Context: an optimization exercise on an open-source flow, tuned for small area. The choices shown serve that exercise and are no tape-out recipe. Function was checked by simulation only, so behaviour that the tests miss may differ from the original. The series may have gaps, and a smaller design here may also do less where the tests do not look.

run_1/io_placement.png
Scale: 1 px per um. Pins as bars across the die edge, other pins in grey.
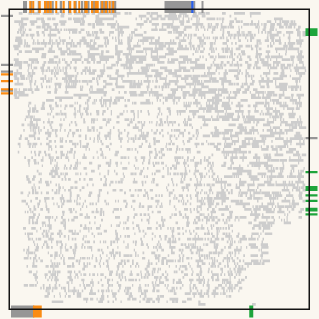
run_1/io_fan.png
Scale: 2 px per um.
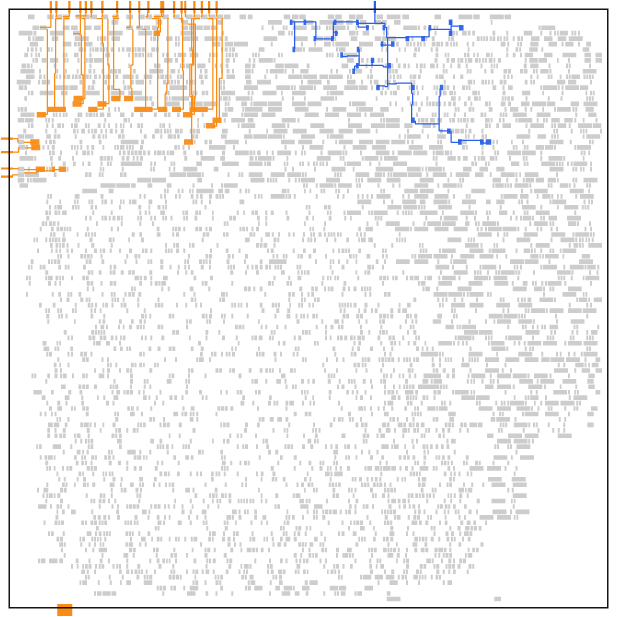
run_1/routing.png
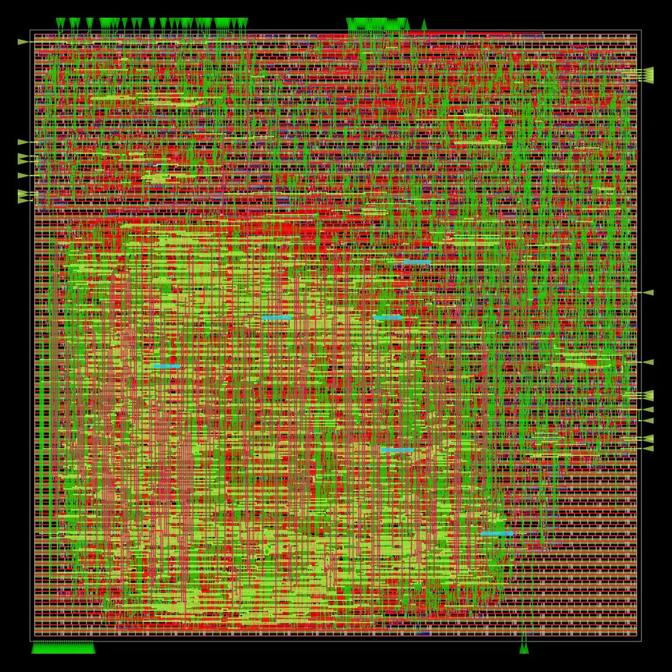
run_1/cell_density.png
Scale: 1 px per um. The die is cut into 30 by 30 equal tiles; dark purple is low, yellow is high, 0 to 100% covered.
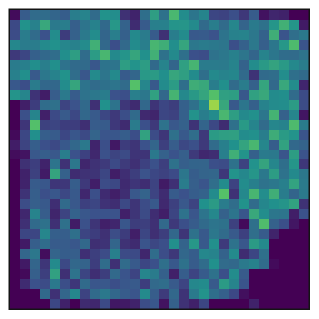
$ cat flow/config.mk
export PLATFORM = sky130hd
export DESIGN_NAME = DDS
export DESIGN_NICKNAME = DDS
export VERILOG_FILES = /design/flow/design.v
export SDC_FILE = /design/flow/constraint.sdc
export NUM_CORES = 4
export LEC_CHECK = 0
export ABC_AREA = 1
export CAP_MARGIN = 20
export CORE_MARGIN = 2
export CORE_UTILIZATION = 30
export PLACE_DENSITY = 0.45
export SLEW_MARGIN = 20
export SYNTH_MEMORY_MAX_BITS = 262144
$ cat flow/run.sh
#!/bin/bash
# synth_recipe.tcl (not shown) runs the flow's synth.tcl, then flattens the netlist and writes it again
# the make line also repeats each setting of config.mk as NAME=value (left out here)
make -C /OpenROAD-flow-scripts/flow DESIGN_CONFIG=/design/flow/config.mk WORK_HOME=/design/flow/orfs CLKGATE_MAP_FILE= SYNTH_SCRIPT=/design/flow/synth_recipe.tcl finish
$ cat flow/design.v
`timescale 1ns / 1ps
module DualPortBRAM #(
parameter RAM_WIDTH = 16,                        
parameter RAM_DEPTH = 2**10,                     
parameter RAM_PERFORMANCE = "HIGH_PERFORMANCE"   
)
(
    input  RdClk,                           
    input  rst_n,
    input [clogb2(RAM_DEPTH-1)-1:0] RdAddress,  
    output [RAM_WIDTH-1:0] RdData         
 );
   wire   ReadEn;                          
   assign ReadEn = 1;
   wire   WrRst;                           
   assign WrRst = !rst_n;
   wire RdRegEn;                         
   assign RdRegEn = 1;
   reg [RAM_WIDTH-1:0] RAM [RAM_DEPTH-1:0];
   reg [RAM_WIDTH-1:0] RAM_Data;
   initial
     $readmemh("SineLUT.hex", RAM, 0, RAM_DEPTH-1);
   always @(posedge RdClk)
     if (ReadEn)
       RAM_Data <= RAM[RdAddress];
   generate
     if (RAM_PERFORMANCE == "LOW_LATENCY") begin: no_output_register
        assign RdData = RAM_Data;
     end else begin: output_register
       reg [RAM_WIDTH-1:0] doutb_reg;
       always @(posedge RdClk)
         if (WrRst)
           doutb_reg <= {RAM_WIDTH{1'b0}};
         else if (RdRegEn)
           doutb_reg <= RAM_Data;
       assign RdData = doutb_reg;
     end
   endgenerate
   function integer clogb2;
     input integer depth;
       for (clogb2=0; depth>0; clogb2=clogb2+1)
         depth = depth >> 1;
   endfunction
endmodule
`timescale 1ns / 1ps
module DDS(
    input                DAC_clk,
    input                rst_n,
    input                en,            
    input         [31:0] FreqCntrl,     
    input         [31:0] PhaseCntrl,    
    input signed  [15:0] AmplCntrl,     
    input                DataPathSelect,  
    input         [31:0] DirectValue,     
    output signed [15:0] SampleOut        
    );
    parameter RAM_WIDTH = 16;     
    parameter RAM_DEPTH = 2**10;  
    parameter RAM_PERFORMANCE = "HIGH_PERFORMANCE";
    localparam ADDR_WIDTH = clogb2(RAM_DEPTH-1);
    wire [RAM_WIDTH - 1 : 0] RdData;
    reg [23:0] Accu;  
    always @ (posedge DAC_clk)
    begin
        if (rst_n ==  0)
        begin
            Accu <= 0;
        end
        else begin
            if (en ==  1)
            begin  
                Accu <= Accu + FreqCntrl[23:0] ;
            end
            else
            begin
                Accu <= 0;
            end
        end
     end
     reg [23:0] PhaseAddress;
     always @ (posedge DAC_clk)
     begin
         if (rst_n ==  0)
         begin
             PhaseAddress <= 0;
         end
         else
         begin
            PhaseAddress <= Accu + PhaseCntrl[23:0];
         end
      end
     wire [ADDR_WIDTH-1:0] RdAddress ;
     assign RdAddress = PhaseAddress[23:24-ADDR_WIDTH];
     DualPortBRAM #(
     .RAM_WIDTH(RAM_WIDTH),            
     .RAM_DEPTH(RAM_DEPTH),            
     .RAM_PERFORMANCE(RAM_PERFORMANCE) 
     )
     LUT(
    .RdClk(DAC_clk),         
    .rst_n(rst_n),
    .RdAddress(RdAddress),                   
    .RdData(RdData)                          
      );
     wire signed [RAM_WIDTH-1:0]   LUT_Sample_s;
     wire signed [2*RAM_WIDTH-1:0] DirectValue_s;
     reg  signed [2*RAM_WIDTH-1:0] MultRes;
     assign LUT_Sample_s = RdData;
     assign DirectValue_s = { DirectValue[RAM_WIDTH-1:0] , 16'b0 } ;
     always @ (posedge DAC_clk)
     begin
         if (rst_n ==  0)
         begin
             MultRes <= 0;
         end
         else
         begin
            if(DataPathSelect == 0)
            begin
                MultRes <= DirectValue_s ; 
            end
            else
            begin
                 MultRes <= LUT_Sample_s * AmplCntrl;
            end
         end
     end
    assign  SampleOut = MultRes[2*RAM_WIDTH-1:RAM_WIDTH ];
    function integer clogb2;
      input integer depth;
        for (clogb2=0; depth>0; clogb2=clogb2+1)
          depth = depth >> 1;
    endfunction
endmodule
$ cat flow/constraint.sdc
create_clock -name core_clock -period 10.0 [get_ports {DAC_clk}]
set_input_delay 2.0000 -clock core_clock [delete_from_list [all_inputs] [get_ports {DAC_clk}]]
set_output_delay 2.0000 -clock core_clock [all_outputs]
set_load 0.01 [all_outputs]
$ cat flow/SineLUT.hex
0000
00C9
0192
025B
0324
03ED
04B6
057F
0648
0711
07D9
08A2
096B
0A33
0AFB
0BC4
0C8C
0D54
0E1C
0EE4
0FAB
1073
113A
1201
12C8
138F
1455
151C
15E2
16A8
176E
1833
18F9
19BE
1A83
1B47
1C0C
1CD0
1D93
1E57
1F1A
1FDD
209F
2162
2224
22E5
23A7
2467
2528
25E8
26A8
2768
2827
28E5
29A4
2A62
2B1F
2BDC
2C99
2D55
2E11
2ECC
2F87
3042
30FC
31B5
326E
3327
33DF
3497
354E
3604
36BA
3770
3825
38D9
398D
3A40
3AF3
3BA5
3C57
3D08
3DB8
3E68
3F17
3FC6
4074
4121
41CE
427A
4326
43D1
447B
4524
45CD
4675
471D
47C4
486A
490F
49B4
4A58
4AFB
4B9E
4C40
4CE1
4D81
4E21
4EC0
4F5E
4FFB
5098
5134
51CF
5269
5303
539B
5433
54CA
5560
55F6
568A
571E
57B1
5843
58D4
5964
59F4
5A82
5B10
5B9D
5C29
5CB4
5D3E
5DC8
5E50
5ED7
5F5E
5FE4
6068
60EC
616F
61F1
6272
62F2
6371
63EF
646C
64E9
6564
65DE
6657
66D0
6747
67BD
6832
68A7
691A
698C
69FD
6A6E
6ADD
6B4B
6BB8
6C24
6C8F
6CF9
6D62
6DCA
6E31
6E97
6EFB
6F5F
6FC2
7023
7083
70E3
7141
719E
71FA
7255
72AF
7308
735F
73B6
740B
7460
74B3
7505
7556
75A6
75F4
7642
768E
76D9
7723
776C
77B4
77FB
7840
7885
78C8
790A
794A
798A
79C9
7A06
7A42
7A7D
7AB7
7AEF
7B27
7B5D
7B92
7BC6
7BF9
7C2A
7C5A
7C89
7CB7
7CE4
7D0F
7D3A
7D63
7D8A
7DB1
7DD6
7DFB
7E1E
7E3F
7E60
7E7F
7E9D
7EBA
7ED6
7EF0
7F0A
7F22
7F38
7F4E
7F62
7F75
7F87
7F98
7FA7
7FB5
7FC2
7FCE
7FD9
7FE2
7FEA
7FF1
7FF6
7FFA
7FFE
7FFF
7FFF
7FFF
7FFE
7FFA
7FF6
7FF1
7FEA
7FE2
7FD9
7FCE
7FC2
7FB5
7FA7
7F98
7F87
7F75
7F62
7F4E
7F38
7F22
7F0A
7EF0
7ED6
7EBA
7E9D
7E7F
7E60
7E3F
7E1E
7DFB
7DD6
7DB1
7D8A
7D63
7D3A
7D0F
7CE4
7CB7
7C89
7C5A
7C2A
7BF9
7BC6
7B92
7B5D
7B27
7AEF
7AB7
7A7D
7A42
7A06
79C9
798A
794A
790A
78C8
7885
7840
77FB
77B4
776C
7723
76D9
768E
7642
75F4
75A6
7556
7505
74B3
7460
740B
73B6
735F
7308
72AF
7255
71FA
719E
7141
70E3
7083
7023
6FC2
6F5F
6EFB
6E97
6E31
6DCA
6D62
6CF9
6C8F
6C24
6BB8
6B4B
6ADD
6A6E
69FD
698C
691A
68A7
6832
67BD
6747
66D0
6657
65DE
6564
64E9
646C
63EF
6371
62F2
6272
61F1
616F
60EC
6068
5FE4
5F5E
5ED7
5E50
5DC8
5D3E
5CB4
5C29
5B9D
5B10
5A82
59F4
5964
58D4
5843
57B1
571E
568A
55F6
5560
54CA
5433
539B
5303
5269
51CF
5134
5098
4FFB
4F5E
4EC0
4E21
4D81
4CE1
4C40
4B9E
4AFB
4A58
49B4
490F
486A
47C4
471D
4675
45CD
4524
447B
43D1
4326
427A
41CE
4121
4074
3FC6
3F17
3E68
3DB8
3D08
3C57
3BA5
3AF3
3A40
398D
38D9
3825
3770
36BA
3604
354E
3497
33DF
3327
326E
31B5
30FC
3042
2F87
2ECC
2E11
2D55
2C99
2BDC
2B1F
2A62
29A4
28E5
2827
2768
26A8
25E8
2528
2467
23A7
22E5
2224
2162
209F
1FDD
1F1A
1E57
1D93
1CD0
1C0C
1B47
1A83
19BE
18F9
1833
176E
16A8
15E2
151C
1455
138F
12C8
1201
113A
1073
0FAB
0EE4
0E1C
0D54
0C8C
0BC4
0AFB
0A33
096B
08A2
07D9
0711
0648
057F
04B6
03ED
0324
025B
0192
00C9
0000
FF37
FE6E
FDA5
FCDC
FC13
FB4A
FA81
F9B8
F8EF
F827
F75E
F695
F5CD
F505
F43C
F374
F2AC
F1E4
F11C
F055
EF8D
EEC6
EDFF
ED38
EC71
EBAB
EAE4
EA1E
E958
E892
E7CD
E707
E642
E57D
E4B9
E3F4
E330
E26D
E1A9
E0E6
E023
DF61
DE9E
DDDC
DD1B
DC59
DB99
DAD8
DA18
D958
D898
D7D9
D71B
D65C
D59E
D4E1
D424
D367
D2AB
D1EF
D134
D079
CFBE
CF04
CE4B
CD92
CCD9
CC21
CB69
CAB2
C9FC
C946
C890
C7DB
C727
C673
C5C0
C50D
C45B
C3A9
C2F8
C248
C198
C0E9
C03A
BF8C
BEDF
BE32
BD86
BCDA
BC2F
BB85
BADC
BA33
B98B
B8E3
B83C
B796
B6F1
B64C
B5A8
B505
B462
B3C0
B31F
B27F
B1DF
B140
B0A2
B005
AF68
AECC
AE31
AD97
ACFD
AC65
ABCD
AB36
AAA0
AA0A
A976
A8E2
A84F
A7BD
A72C
A69C
A60C
A57E
A4F0
A463
A3D7
A34C
A2C2
A238
A1B0
A129
A0A2
A01C
9F98
9F14
9E91
9E0F
9D8E
9D0E
9C8F
9C11
9B94
9B17
9A9C
9A22
99A9
9930
98B9
9843
97CE
9759
96E6
9674
9603
9592
9523
94B5
9448
93DC
9371
9307
929E
9236
91CF
9169
9105
90A1
903E
8FDD
8F7D
8F1D
8EBF
8E62
8E06
8DAB
8D51
8CF8
8CA1
8C4A
8BF5
8BA0
8B4D
8AFB
8AAA
8A5A
8A0C
89BE
8972
8927
88DD
8894
884C
8805
87C0
877B
8738
86F6
86B6
8676
8637
85FA
85BE
8583
8549
8511
84D9
84A3
846E
843A
8407
83D6
83A6
8377
8349
831C
82F1
82C6
829D
8276
824F
822A
8205
81E2
81C1
81A0
8181
8163
8146
812A
8110
80F6
80DE
80C8
80B2
809E
808B
8079
8068
8059
804B
803E
8032
8027
801E
8016
800F
800A
8006
8002
8001
8000
8001
8002
8006
800A
800F
8016
801E
8027
8032
803E
804B
8059
8068
8079
808B
809E
80B2
80C8
80DE
80F6
8110
812A
8146
8163
8181
81A0
81C1
81E2
8205
822A
824F
8276
829D
82C6
82F1
831C
8349
8377
83A6
83D6
8407
843A
846E
84A3
84D9
8511
8549
8583
85BE
85FA
8637
8676
86B6
86F6
8738
877B
87C0
8805
884C
8894
88DD
8927
8972
89BE
8A0C
8A5A
8AAA
8AFB
8B4D
8BA0
8BF5
8C4A
8CA1
8CF8
8D51
8DAB
8E06
8E62
8EBF
8F1D
8F7D
8FDD
903E
90A1
9105
9169
91CF
9236
929E
9307
9371
93DC
9448
94B5
9523
9592
9603
9674
96E6
9759
97CE
9843
98B9
9930
99A9
9A22
9A9C
9B17
9B94
9C11
9C8F
9D0E
9D8E
9E0F
9E91
9F14
9F98
A01C
A0A2
A129
A1B0
A238
A2C2
A34C
A3D7
A463
A4F0
A57E
A60C
A69C
A72C
A7BD
A84F
A8E2
A976
AA0A
AAA0
AB36
ABCD
AC65
ACFD
AD97
AE31
AECC
AF68
B005
B0A2
B140
B1DF
B27F
B31F
B3C0
B462
B505
B5A8
B64C
B6F1
B796
B83C
B8E3
B98B
BA33
BADC
BB85
BC2F
BCDA
BD86
BE32
BEDF
BF8C
C03A
C0E9
C198
C248
C2F8
C3A9
C45B
C50D
C5C0
C673
C727
C7DB
C890
C946
C9FC
CAB2
CB69
CC21
CCD9
CD92
CE4B
CF04
CFBE
D079
D134
D1EF
D2AB
D367
D424
D4E1
D59E
D65C
D71B
D7D9
D898
D958
DA18
DAD8
DB99
DC59
DD1B
DDDC
DE9E
DF61
E023
E0E6
E1A9
E26D
E330
E3F4
E4B9
E57D
E642
E707
E7CD
E892
E958
EA1E
EAE4
EBAB
EC71
ED38
EDFF
EEC6
EF8D
F055
F11C
F1E4
F2AC
F374
F43C
F505
F5CD
F695
F75E
F827
F8EF
F9B8
FA81
FB4A
FC13
FCDC
FDA5
FE6E
FF37
==> flow_metrics.tcl, run 1 <==
set metrics [dict create \
    seq_area_sq_mm 0.001655 \
    syn_inst 4521 \
    end_kind "flip-flop" \
    largest_reg_flops 24 \
    synthTopCellsByArea "nand2_1 (22%), fa_1 (20%), inv_1 (9.8%)" \
    first_pass_iters 7 \
    antenna_found_initial 16 \
    root_buffer "clkbuf_16" \
    inv_count 692 \
    seq-cell-share_pct 5.822 \
    buffer_area_share_pct 5.615 \
    synthSimpleGateAreaFrac_pct 38.87 \
    hpwl_mm 128.9 \
    tightest_slew_ns 1.207 \
    final_nets 5014 \
    cp-startpoint "AmplCntrl[3]" \
    dp_slack_ns 1.378 \
    regToRegSetupSlack_ns 3.52 \
    syn-cell-area_sq_mm 0.02603 \
    synth_top_area_cell "nand2_1" \
    ys_warn_count 2 \
    grt_pass1_vias 31120 \
    reg2reg_from "LUT.output_register.doutb_reg[15]" \
    clkLatencyLatePin_ns 0.40 \
    cts_resized 0 \
    area_growth_pct 9.244 \
    status "timing/DRC/antenna clean" \
    critical-path-slowest-cell "clkdlybuf4s50_1" \
    crit_top_cell "fa_1" \
    grt_pass1_wl_mm 239.1 \
    post-route-drc-count 0 \
    syn_area_per_cell_sq_um 5.757 \
    cap_violations 0 \
    multi_input_area_sq_mm 0.02076 \
    stdcell_area_sq_mm 0.02843 \
    fmax_mhz 122.1 \
    cp.depth 21 \
    crit_path_max_incr_delay_ns 0.89 \
    drive_gt1_share_pct 3.386 \
    crit_path_end "MultRes[31]" \
    grt_max_degree 121 \
    rows 108 \
    cp_data_required_time_ns 10.30 \
    utilization_pct 32.93 \
    start_util_pct 30.14 \
    ant_nets 0 \
    synth-seq-cells 82 \
    syn_nets 5051 \
    reg2reg_depth 20 \
    htree_levels 3 \
    synth_fa_ha_area_share_pct 27.46 \
    start_kind "input pin" \
    fin_cells 5653 \
    synth_cell_type_count 44 \
    min_period_ns 8.190 \
    multi_input_area_share_pct 73.03 \
    n_antenna_cell 9 \
    routabilityCongestion 1.099 \
    relSlewSlack_pct 19.36 \
    buffers_excl_clock 178 \
    min_from "LUT.RAM_Data[6]" \
    path_buf_inv 5 \
    nFlopsAndLatches 82 \
    nWellTaps 1155 \
    synth_compound_area_share_pct 12.91 \
    via_per_inst 5.744 \
    layout_commonest_cell "nand2_1" \
    clock_area_share_pct 1.223 \
    num_vias 32470 \
    fp.dieArea_sq_mm 0.08914 \
    cts_setup_buffers 0 \
    layout_setup_ws_ns 1.810 \
    synth-xor-area-share_pct 0.4374 \
    min_to "LUT.output_register.doutb_reg[6]" \
    clkbuf_count 10 \
    largest_class "multi-input gates" \
    synth_top_family_by_area "simple AND/OR/NAND/NOR gates" \
    tritoncts_num_sinks 82 \
    hold_depth 2 \
    synth.mux.area_fraction_pct 0 \
    hold_violations 0 \
    hold_ws_ns 0.4087 \
    die_w_um 298.6 \
]
-- io_placement.png (at the start) --
- blue: DataPathSelect (pins 1; direction input; edge top)
- green: AmplCntrl (pins 16; direction input; edge 14 right, 2 bottom)
- orange: PhaseCntrl (pins 32; direction input; edge 20 top, 8 bottom, 4 left)
- all pins by edge: 75 top, 34 bottom, 15 right, 8 left
I/O Buffers: 99
Die Y: 298.6 um

-- io_fan.png (at the start) --
- orange: PhaseCntrl (bits 32; direction input; end cells 26; buffers 24; wire 1,120 um)
- blue: DataPathSelect (bits 1; direction input; end cells 32; buffers 2; wire 331 um)
num ports: 132

-- routing.png (at the start) --
Routed WL: 171.5 mm
aggregate global-route resource usage: 37.81%
metal2 WL: 70.06 mm
Met3 Wirelength: 20.97 mm
wire length per cell: 30.33 um

-- cell_density.png (at the start) --
- fullest tile: 85%
- mean over tiles: 30%
- nearly empty tiles: 7.6%
- tiles over 75% full: 0.10%

## run 1: per-layer routing
metal | wire, um | up-vias | part of all wire, % | track usage, %
met5 | 73 | - | 0.043 | 0
met4 | 13250 | 12 | 7.7 | 24.28
met3 | 20970 | 655 | 12 | 12.48
met2 | 70060 | 2282 | 41 | 54.86
met1 | 67120 | 15450 | 39 | 47.93
li1 | - | 14070 | - | -
## run 1: Yosys cell counts
library cell	instances
xnor2_1	8
nand2_1	1559
nor4_1	7
o22ai_1	6
o21a_1	10
a41oi_1	1
o2111ai_1	4
inv_2	7
a21oi_2	1
a211oi_1	8
ha_1	152
a21o_1	12
o31ai_1	3
nand4_1	35
nor2_1	357
and2_1	1
inv_1	682
o21ai_0	236
o211ai_1	22
a21boi_1	1
nand2_2	16
clkbuf_1	111
and3_1	2
nor2_4	4
nor2_2	9
buf_1	22
o21bai_1	13
nand3b_1	5
nand3_1	443
or2_2	9
o21ai_1	13
fa_1	262
o221ai_1	2
buf_2	67
a21oi_1	262
a31oi_1	21
buf_6	6
dfxtp_1	82
buf_4	20
xor2_1	5
nand2b_1	1
a21boi_0	6
clkinv_1	3
nor3_1	25
==> run 2: too many edits to list; what changed since run 1 <==
flow/design.v: 134 -> 1446 lines; modules unchanged: 0
  DualPortBRAM: edited, 43 -> 266 lines
  DDS: edited, 89 -> 289 lines
  DDS_FA: new, 4 lines
  DDS_HA: new, 4 lines
  DDS_MAJ: new, 3 lines
  DDS_BPP: new, 3 lines
  DDS_Mult: new, 876 lines
==> module DDS_HA as of run 2 <==
module DDS_HA (input A, input B, output S, output CO);
    assign S  = A ^ B;
    assign CO = A & B;
endmodule
==> module DDS_FA as of run 2 <==
module DDS_FA (input A, input B, input CI, output S, output CO);
    assign S  = A ^ B ^ CI;
    assign CO = (A & B) | (A & CI) | (B & CI);
endmodule
==> module DualPortBRAM as of run 2 <==
module DualPortBRAM (
    input      [7:0]  Addr,
    output reg [14:0] Mag
);
    always @* begin
        case (Addr)
            8'd0: Mag = 15'd0;
            8'd1: Mag = 15'd201;
            8'd2: Mag = 15'd402;
            8'd3: Mag = 15'd603;
            8'd4: Mag = 15'd804;
            8'd5: Mag = 15'd1005;
            8'd6: Mag = 15'd1206;
            8'd7: Mag = 15'd1407;
            8'd8: Mag = 15'd1608;
            8'd9: Mag = 15'd1809;
            8'd10: Mag = 15'd2009;
            8'd11: Mag = 15'd2210;
            8'd12: Mag = 15'd2411;
            8'd13: Mag = 15'd2611;
            8'd14: Mag = 15'd2811;
            8'd15: Mag = 15'd3012;
            8'd16: Mag = 15'd3212;
            8'd17: Mag = 15'd3412;
            8'd18: Mag = 15'd3612;
            8'd19: Mag = 15'd3812;
            8'd20: Mag = 15'd4011;
            8'd21: Mag = 15'd4211;
            8'd22: Mag = 15'd4410;
            8'd23: Mag = 15'd4609;
            8'd24: Mag = 15'd4808;
            8'd25: Mag = 15'd5007;
            8'd26: Mag = 15'd5205;
            8'd27: Mag = 15'd5404;
            8'd28: Mag = 15'd5602;
            8'd29: Mag = 15'd5800;
            8'd30: Mag = 15'd5998;
            8'd31: Mag = 15'd6195;
            8'd32: Mag = 15'd6393;
            8'd33: Mag = 15'd6590;
            8'd34: Mag = 15'd6787;
            8'd35: Mag = 15'd6983;
            8'd36: Mag = 15'd7180;
            8'd37: Mag = 15'd7376;
            8'd38: Mag = 15'd7571;
            8'd39: Mag = 15'd7767;
            8'd40: Mag = 15'd7962;
            8'd41: Mag = 15'd8157;
            8'd42: Mag = 15'd8351;
            8'd43: Mag = 15'd8546;
            8'd44: Mag = 15'd8740;
            8'd45: Mag = 15'd8933;
            8'd46: Mag = 15'd9127;
            8'd47: Mag = 15'd9319;
            8'd48: Mag = 15'd9512;
            8'd49: Mag = 15'd9704;
            8'd50: Mag = 15'd9896;
            8'd51: Mag = 15'd10088;
            8'd52: Mag = 15'd10279;
            8'd53: Mag = 15'd10469;
            8'd54: Mag = 15'd10660;
            8'd55: Mag = 15'd10850;
            8'd56: Mag = 15'd11039;
            8'd57: Mag = 15'd11228;
            8'd58: Mag = 15'd11417;
            8'd59: Mag = 15'd11605;
            8'd60: Mag = 15'd11793;
            8'd61: Mag = 15'd11980;
            8'd62: Mag = 15'd12167;
            8'd63: Mag = 15'd12354;
            8'd64: Mag = 15'd12540;
            8'd65: Mag = 15'd12725;
            8'd66: Mag = 15'd12910;
            8'd67: Mag = 15'd13095;
            8'd68: Mag = 15'd13279;
            8'd69: Mag = 15'd13463;
            8'd70: Mag = 15'd13646;
            8'd71: Mag = 15'd13828;
            8'd72: Mag = 15'd14010;
            8'd73: Mag = 15'd14192;
            8'd74: Mag = 15'd14373;
            8'd75: Mag = 15'd14553;
            8'd76: Mag = 15'd14733;
            8'd77: Mag = 15'd14912;
            8'd78: Mag = 15'd15091;
            8'd79: Mag = 15'd15269;
            8'd80: Mag = 15'd15447;
            8'd81: Mag = 15'd15624;
            8'd82: Mag = 15'd15800;
            8'd83: Mag = 15'd15976;
            8'd84: Mag = 15'd16151;
            8'd85: Mag = 15'd16326;
            8'd86: Mag = 15'd16500;
            8'd87: Mag = 15'd16673;
            8'd88: Mag = 15'd16846;
            8'd89: Mag = 15'd17018;
            8'd90: Mag = 15'd17190;
            8'd91: Mag = 15'd17361;
            8'd92: Mag = 15'd17531;
            8'd93: Mag = 15'd17700;
            8'd94: Mag = 15'd17869;
            8'd95: Mag = 15'd18037;
            8'd96: Mag = 15'd18205;
            8'd97: Mag = 15'd18372;
            8'd98: Mag = 15'd18538;
            8'd99: Mag = 15'd18703;
            8'd100: Mag = 15'd18868;
            8'd101: Mag = 15'd19032;
            8'd102: Mag = 15'd19195;
            8'd103: Mag = 15'd19358;
            8'd104: Mag = 15'd19520;
            8'd105: Mag = 15'd19681;
            8'd106: Mag = 15'd19841;
            8'd107: Mag = 15'd20001;
            8'd108: Mag = 15'd20160;
            8'd109: Mag = 15'd20318;
            8'd110: Mag = 15'd20475;
            8'd111: Mag = 15'd20632;
            8'd112: Mag = 15'd20788;
            8'd113: Mag = 15'd20943;
            8'd114: Mag = 15'd21097;
            8'd115: Mag = 15'd21251;
            8'd116: Mag = 15'd21403;
            8'd117: Mag = 15'd21555;
            8'd118: Mag = 15'd21706;
            8'd119: Mag = 15'd21856;
            8'd120: Mag = 15'd22006;
            8'd121: Mag = 15'd22154;
            8'd122: Mag = 15'd22302;
            8'd123: Mag = 15'd22449;
            8'd124: Mag = 15'd22595;
            8'd125: Mag = 15'd22740;
            8'd126: Mag = 15'd22884;
            8'd127: Mag = 15'd23028;
            8'd128: Mag = 15'd23170;
            8'd129: Mag = 15'd23312;
            8'd130: Mag = 15'd23453;
            8'd131: Mag = 15'd23593;
            8'd132: Mag = 15'd23732;
            8'd133: Mag = 15'd23870;
            8'd134: Mag = 15'd24008;
            8'd135: Mag = 15'd24144;
            8'd136: Mag = 15'd24279;
            8'd137: Mag = 15'd24414;
            8'd138: Mag = 15'd24548;
            8'd139: Mag = 15'd24680;
            8'd140: Mag = 15'd24812;
            8'd141: Mag = 15'd24943;
            8'd142: Mag = 15'd25073;
            8'd143: Mag = 15'd25202;
            8'd144: Mag = 15'd25330;
            8'd145: Mag = 15'd25457;
            8'd146: Mag = 15'd25583;
            8'd147: Mag = 15'd25708;
            8'd148: Mag = 15'd25833;
            8'd149: Mag = 15'd25956;
            8'd150: Mag = 15'd26078;
            8'd151: Mag = 15'd26199;
            8'd152: Mag = 15'd26320;
            8'd153: Mag = 15'd26439;
            8'd154: Mag = 15'd26557;
            8'd155: Mag = 15'd26674;
            8'd156: Mag = 15'd26791;
            8'd157: Mag = 15'd26906;
            8'd158: Mag = 15'd27020;
            8'd159: Mag = 15'd27133;
            8'd160: Mag = 15'd27246;
            8'd161: Mag = 15'd27357;
            8'd162: Mag = 15'd27467;
            8'd163: Mag = 15'd27576;
            8'd164: Mag = 15'd27684;
            8'd165: Mag = 15'd27791;
            8'd166: Mag = 15'd27897;
            8'd167: Mag = 15'd28002;
            8'd168: Mag = 15'd28106;
            8'd169: Mag = 15'd28209;
            8'd170: Mag = 15'd28311;
            8'd171: Mag = 15'd28411;
            8'd172: Mag = 15'd28511;
            8'd173: Mag = 15'd28610;
            8'd174: Mag = 15'd28707;
            8'd175: Mag = 15'd28803;
            8'd176: Mag = 15'd28899;
            8'd177: Mag = 15'd28993;
            8'd178: Mag = 15'd29086;
            8'd179: Mag = 15'd29178;
            8'd180: Mag = 15'd29269;
            8'd181: Mag = 15'd29359;
            8'd182: Mag = 15'd29448;
            8'd183: Mag = 15'd29535;
            8'd184: Mag = 15'd29622;
            8'd185: Mag = 15'd29707;
            8'd186: Mag = 15'd29792;
            8'd187: Mag = 15'd29875;
            8'd188: Mag = 15'd29957;
            8'd189: Mag = 15'd30038;
            8'd190: Mag = 15'd30118;
            8'd191: Mag = 15'd30196;
            8'd192: Mag = 15'd30274;
            8'd193: Mag = 15'd30350;
            8'd194: Mag = 15'd30425;
            8'd195: Mag = 15'd30499;
            8'd196: Mag = 15'd30572;
            8'd197: Mag = 15'd30644;
            8'd198: Mag = 15'd30715;
            8'd199: Mag = 15'd30784;
            8'd200: Mag = 15'd30853;
            8'd201: Mag = 15'd30920;
            8'd202: Mag = 15'd30986;
            8'd203: Mag = 15'd31050;
            8'd204: Mag = 15'd31114;
            8'd205: Mag = 15'd31177;
            8'd206: Mag = 15'd31238;
            8'd207: Mag = 15'd31298;
            8'd208: Mag = 15'd31357;
            8'd209: Mag = 15'd31415;
            8'd210: Mag = 15'd31471;
            8'd211: Mag = 15'd31527;
            8'd212: Mag = 15'd31581;
            8'd213: Mag = 15'd31634;
            8'd214: Mag = 15'd31686;
            8'd215: Mag = 15'd31737;
            8'd216: Mag = 15'd31786;
            8'd217: Mag = 15'd31834;
            8'd218: Mag = 15'd31881;
            8'd219: Mag = 15'd31927;
            8'd220: Mag = 15'd31972;
            8'd221: Mag = 15'd32015;
            8'd222: Mag = 15'd32058;
            8'd223: Mag = 15'd32099;
            8'd224: Mag = 15'd32138;
            8'd225: Mag = 15'd32177;
            8'd226: Mag = 15'd32214;
            8'd227: Mag = 15'd32251;
            8'd228: Mag = 15'd32286;
            8'd229: Mag = 15'd32319;
            8'd230: Mag = 15'd32352;
            8'd231: Mag = 15'd32383;
            8'd232: Mag = 15'd32413;
            8'd233: Mag = 15'd32442;
            8'd234: Mag = 15'd32470;
            8'd235: Mag = 15'd32496;
            8'd236: Mag = 15'd32522;
            8'd237: Mag = 15'd32546;
            8'd238: Mag = 15'd32568;
            8'd239: Mag = 15'd32590;
            8'd240: Mag = 15'd32610;
            8'd241: Mag = 15'd32629;
            8'd242: Mag = 15'd32647;
            8'd243: Mag = 15'd32664;
            8'd244: Mag = 15'd32679;
            8'd245: Mag = 15'd32693;
            8'd246: Mag = 15'd32706;
            8'd247: Mag = 15'd32718;
            8'd248: Mag = 15'd32729;
            8'd249: Mag = 15'd32738;
            8'd250: Mag = 15'd32746;
            8'd251: Mag = 15'd32753;
            8'd252: Mag = 15'd32758;
            8'd253: Mag = 15'd32762;
            8'd254: Mag = 15'd32766;
            8'd255: Mag = 15'd32767;
            default: Mag = 15'd0;
        endcase
    end
endmodule
==> module DDS_MAJ as of run 2 <==
module DDS_MAJ (input A, input B, input C, output Y);
    assign Y = (A & B) | (A & C) | (B & C);
endmodule
==> module DDS_BPP as of run 2 <==
module DDS_BPP (input One, input Two, input Ng, input Aj, input Ajm, output P);
    assign P = ((One & Aj) | (Two & Ajm)) ^ Ng;
endmodule
--- a/flow/config.mk
+++ b/flow/config.mk
@@ -12,3 +12,5 @@
 export PLACE_DENSITY = 0.45
 export SLEW_MARGIN = 20
+export SYNTH_HIERARCHICAL = 1
 export SYNTH_MEMORY_MAX_BITS = 262144
+export SYNTH_MINIMUM_KEEP_SIZE = 0
removed: flow/SineLUT.hex
run_2/cell_density.png
Scale: 1.5 px per um. The die is cut into 21 by 21 equal tiles; dark purple is low, yellow is high, 0 to 100% covered.
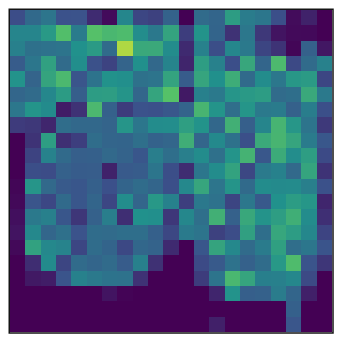
- mean over tiles: 31%
- fullest tile: 88%
- tiles over 75% full: 0.20%

run_2/layer_met2.png
Scale: 3 px per um.
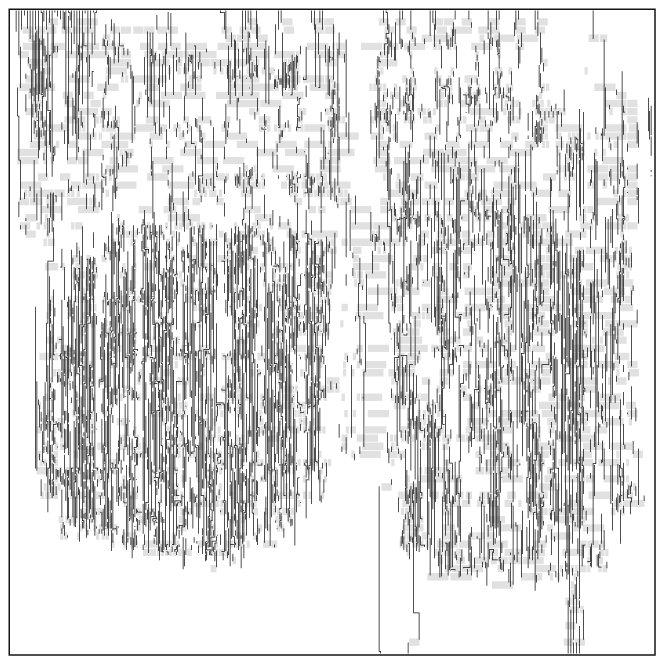
- nets with wire on the layer: 1,792
- longest straight run: 78.0 um
- share of all routed wire: 47%
- main direction: vertical
DR vias: 13,750
grt met2 use: 36.31%
Routed WL: 50.26 mm

==> run 2 against run 1 <==
Clock skew down 0.020 ns; worst hold slack got worse by 0.083 ns; setup slack better by 0.063 ns; synthesized area is 49% lower; final cell count fell by 53%; final area down 47%; register-to-register slack gained 0.07 ns; die area down 48%; wire length shrank 71%.
==> flow_metrics.tcl, run 2 <==
set metrics [dict create \
    status "timing/DRC/antenna clean" \
    synth_fa_ha_area_share_pct 24.63 \
    start_kind "input pin" \
    grt_pass1_wl_mm 78.80 \
    reg2reg_depth 20 \
    synth_compound_area_share_pct 12.37 \
    synth_top_area_cell "fa_1" \
    hold_depth 0 \
    async_flop_share_pct 0 \
    synthSimpleGateAreaFrac_pct 32.74 \
    synth_edf_count 0 \
    htree_levels 3 \
    start_util_pct 30.27 \
    grt_max_degree 56 \
    synth_cell_type_count 45 \
    cp_data_required_time_ns 10.25 \
    fmax_mhz 123.0 \
    yosysMostFrequentCell "nand2_1" \
    syn_nets 2315 \
    synthTopCellsByCount "nand2_1 (543), nor2_1 (214), nand3_1 (173), inv_1 (172), xor2_1 (136)" \
    hpwl_mm 37.78 \
    clkLatencyLatePin_ns 0.35 \
    cts_setup_buffers 0 \
    first_pass_iters 6 \
    drive_gt1_share_pct 5.515 \
    root_buffer "clkbuf_16" \
    cap_violations 0 \
    die_w_um 214.8 \
    reg2reg_from "Accu[0]" \
    post-route-drc-count 0 \
    hold_ws_ns 0.3261 \
    routabilityCongestion 0.9612 \
    synth_top_family_by_area "simple AND/OR/NAND/NOR gates" \
    crit_top_cell "fa_1" \
    utilization_pct 34.30 \
    grt_pass1_vias 13830 \
    layout_commonest_cell "nand2_1" \
    final_nets 2351 \
    fin_cells 2641 \
    layout_setup_ws_ns 1.872 \
    antenna_found_initial 0 \
    crit_path_max_incr_delay_ns 0.42 \
    min_from "PhaseAddress[2]" \
    ant_nets 0 \
    path_buf_inv 2 \
    ys_warn_count 8 \
    min_period_ns 8.128 \
    end_kind "flip-flop" \
    syn_inst 2008 \
    fp.dieArea_sq_mm 0.04613 \
    ios 132 \
    routedWlPerCell_um 19.03 \
    tritoncts_num_sinks 77 \
    crit_path_end "Accu[21]" \
    n_antenna_cell 0 \
    regToRegSetupSlack_ns 3.59 \
    synth.mux.area_fraction_pct 0 \
    relSlewSlack_pct 30.62 \
    rows 77 \
    cp.depth 21 \
    synth-xor-area-share_pct 9.782 \
    cp-startpoint "FreqCntrl[0]" \
]
run_2/io_placement.png
Scale: 1.5 px per um. Pins as bars across the die edge, other pins in grey.
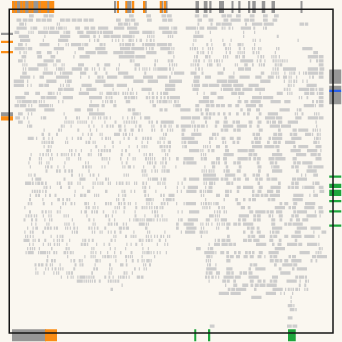
- green: AmplCntrl (pins 16; direction input; edge 9 right, 7 bottom)
- blue: DataPathSelect (pins 1; direction input; edge right)
- orange: PhaseCntrl (pins 32; direction input; edge 20 top, 8 bottom, 4 left)

run_2/routing.png
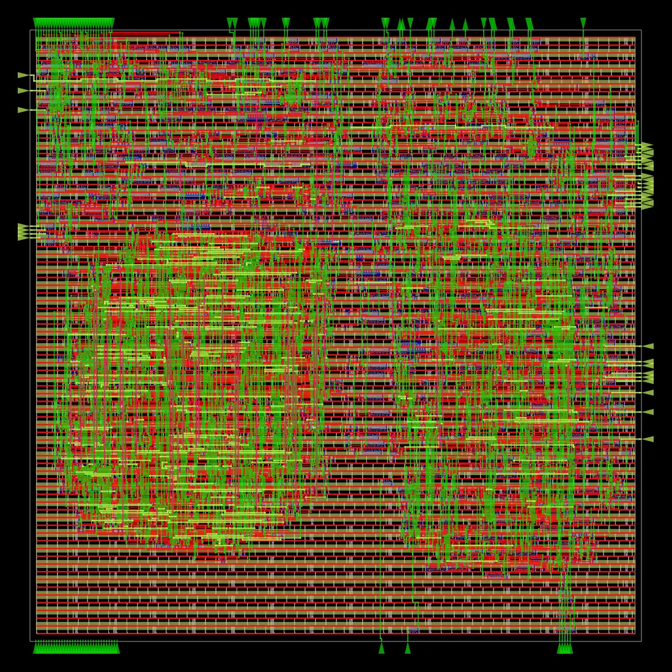
Met3 Wirelength: 3.219 mm
aggregate global-route resource usage: 21.65%
metal2 WL: 23.82 mm
M1 WL: 21.78 mm

## run 2: cell count changes after synthesis, sizes merged, moves of 113 or more
cell / previous run / this run
inv: 689 / 185
nor2: 370 / 233
nand3: 443 / 187
a21oi: 263 / 84
o21ai: 249 / 62
o22ai: 6 / 119
nand2: 1575 / 561
fa: 262 / 119
xor2: 5 / 136
## run 2: metrics by stage
step,instance area [sq um]
final,15100
after global routing,15100
after CTS,15100
after detailed placement,14760
after global placement,14750
after floorplan,13330
## run 2: metal layers
| metal | track usage, % | share of wire [%] |
|---|---|---|
| met3 | 2.519 | 6.4 |
| met5 | 0 | 0 |
| met2 | 36.31 | 47 |
| met1 | 28.89 | 43 |
| met4 | 7.222 | 2.9 |
## run 2: cell type report
class                           instances  area, sq um  area share [%]
Clock inverter                          7        121.4          0.8036
Tap cell                              592        740.7           4.905
Sequential cell                        77         1541           10.21
Timing Repair Buffer                  120         1149           7.606
Inverter                              187        704.4           4.664
Multi-Input combinational cell       1649        10620           70.32
Clock buffer                            9        225.2           1.491

==> static timing again, ports no longer ideal <==
The flow's constraints put no driver on any port. The routed layouts listed below were extracted and timed again, unchanged, in two steps.
Step 1, drivers: a clkbuf_16 drives DAC_clk and a buf_2 each remaining input, both assumed.
Step 2 adds t to the input delays and takes it off the output delays; t is the mean of the earliest and latest rising clock arrival at the registers after step 1. Input paths then give back, and output paths get back, about the clock's delay inside the block.
a / b / c = ideal ports / drivers / drivers and shift; a / b = the first two.
run	t, ns	slack for setup (ns)	hold slack, ns
run 1	0.446	1.810 / 1.850 / 1.404	0.409 / 0.409 / 0.409
run 2	0.398	1.872 / 1.900 / 1.502	0.326 / 0.326 / 0.326
After both steps every run listed still meets setup and hold. The setup slack of run 1, which loses most, moves by +0.040 ns with the drivers and by -0.406 ns with both steps.
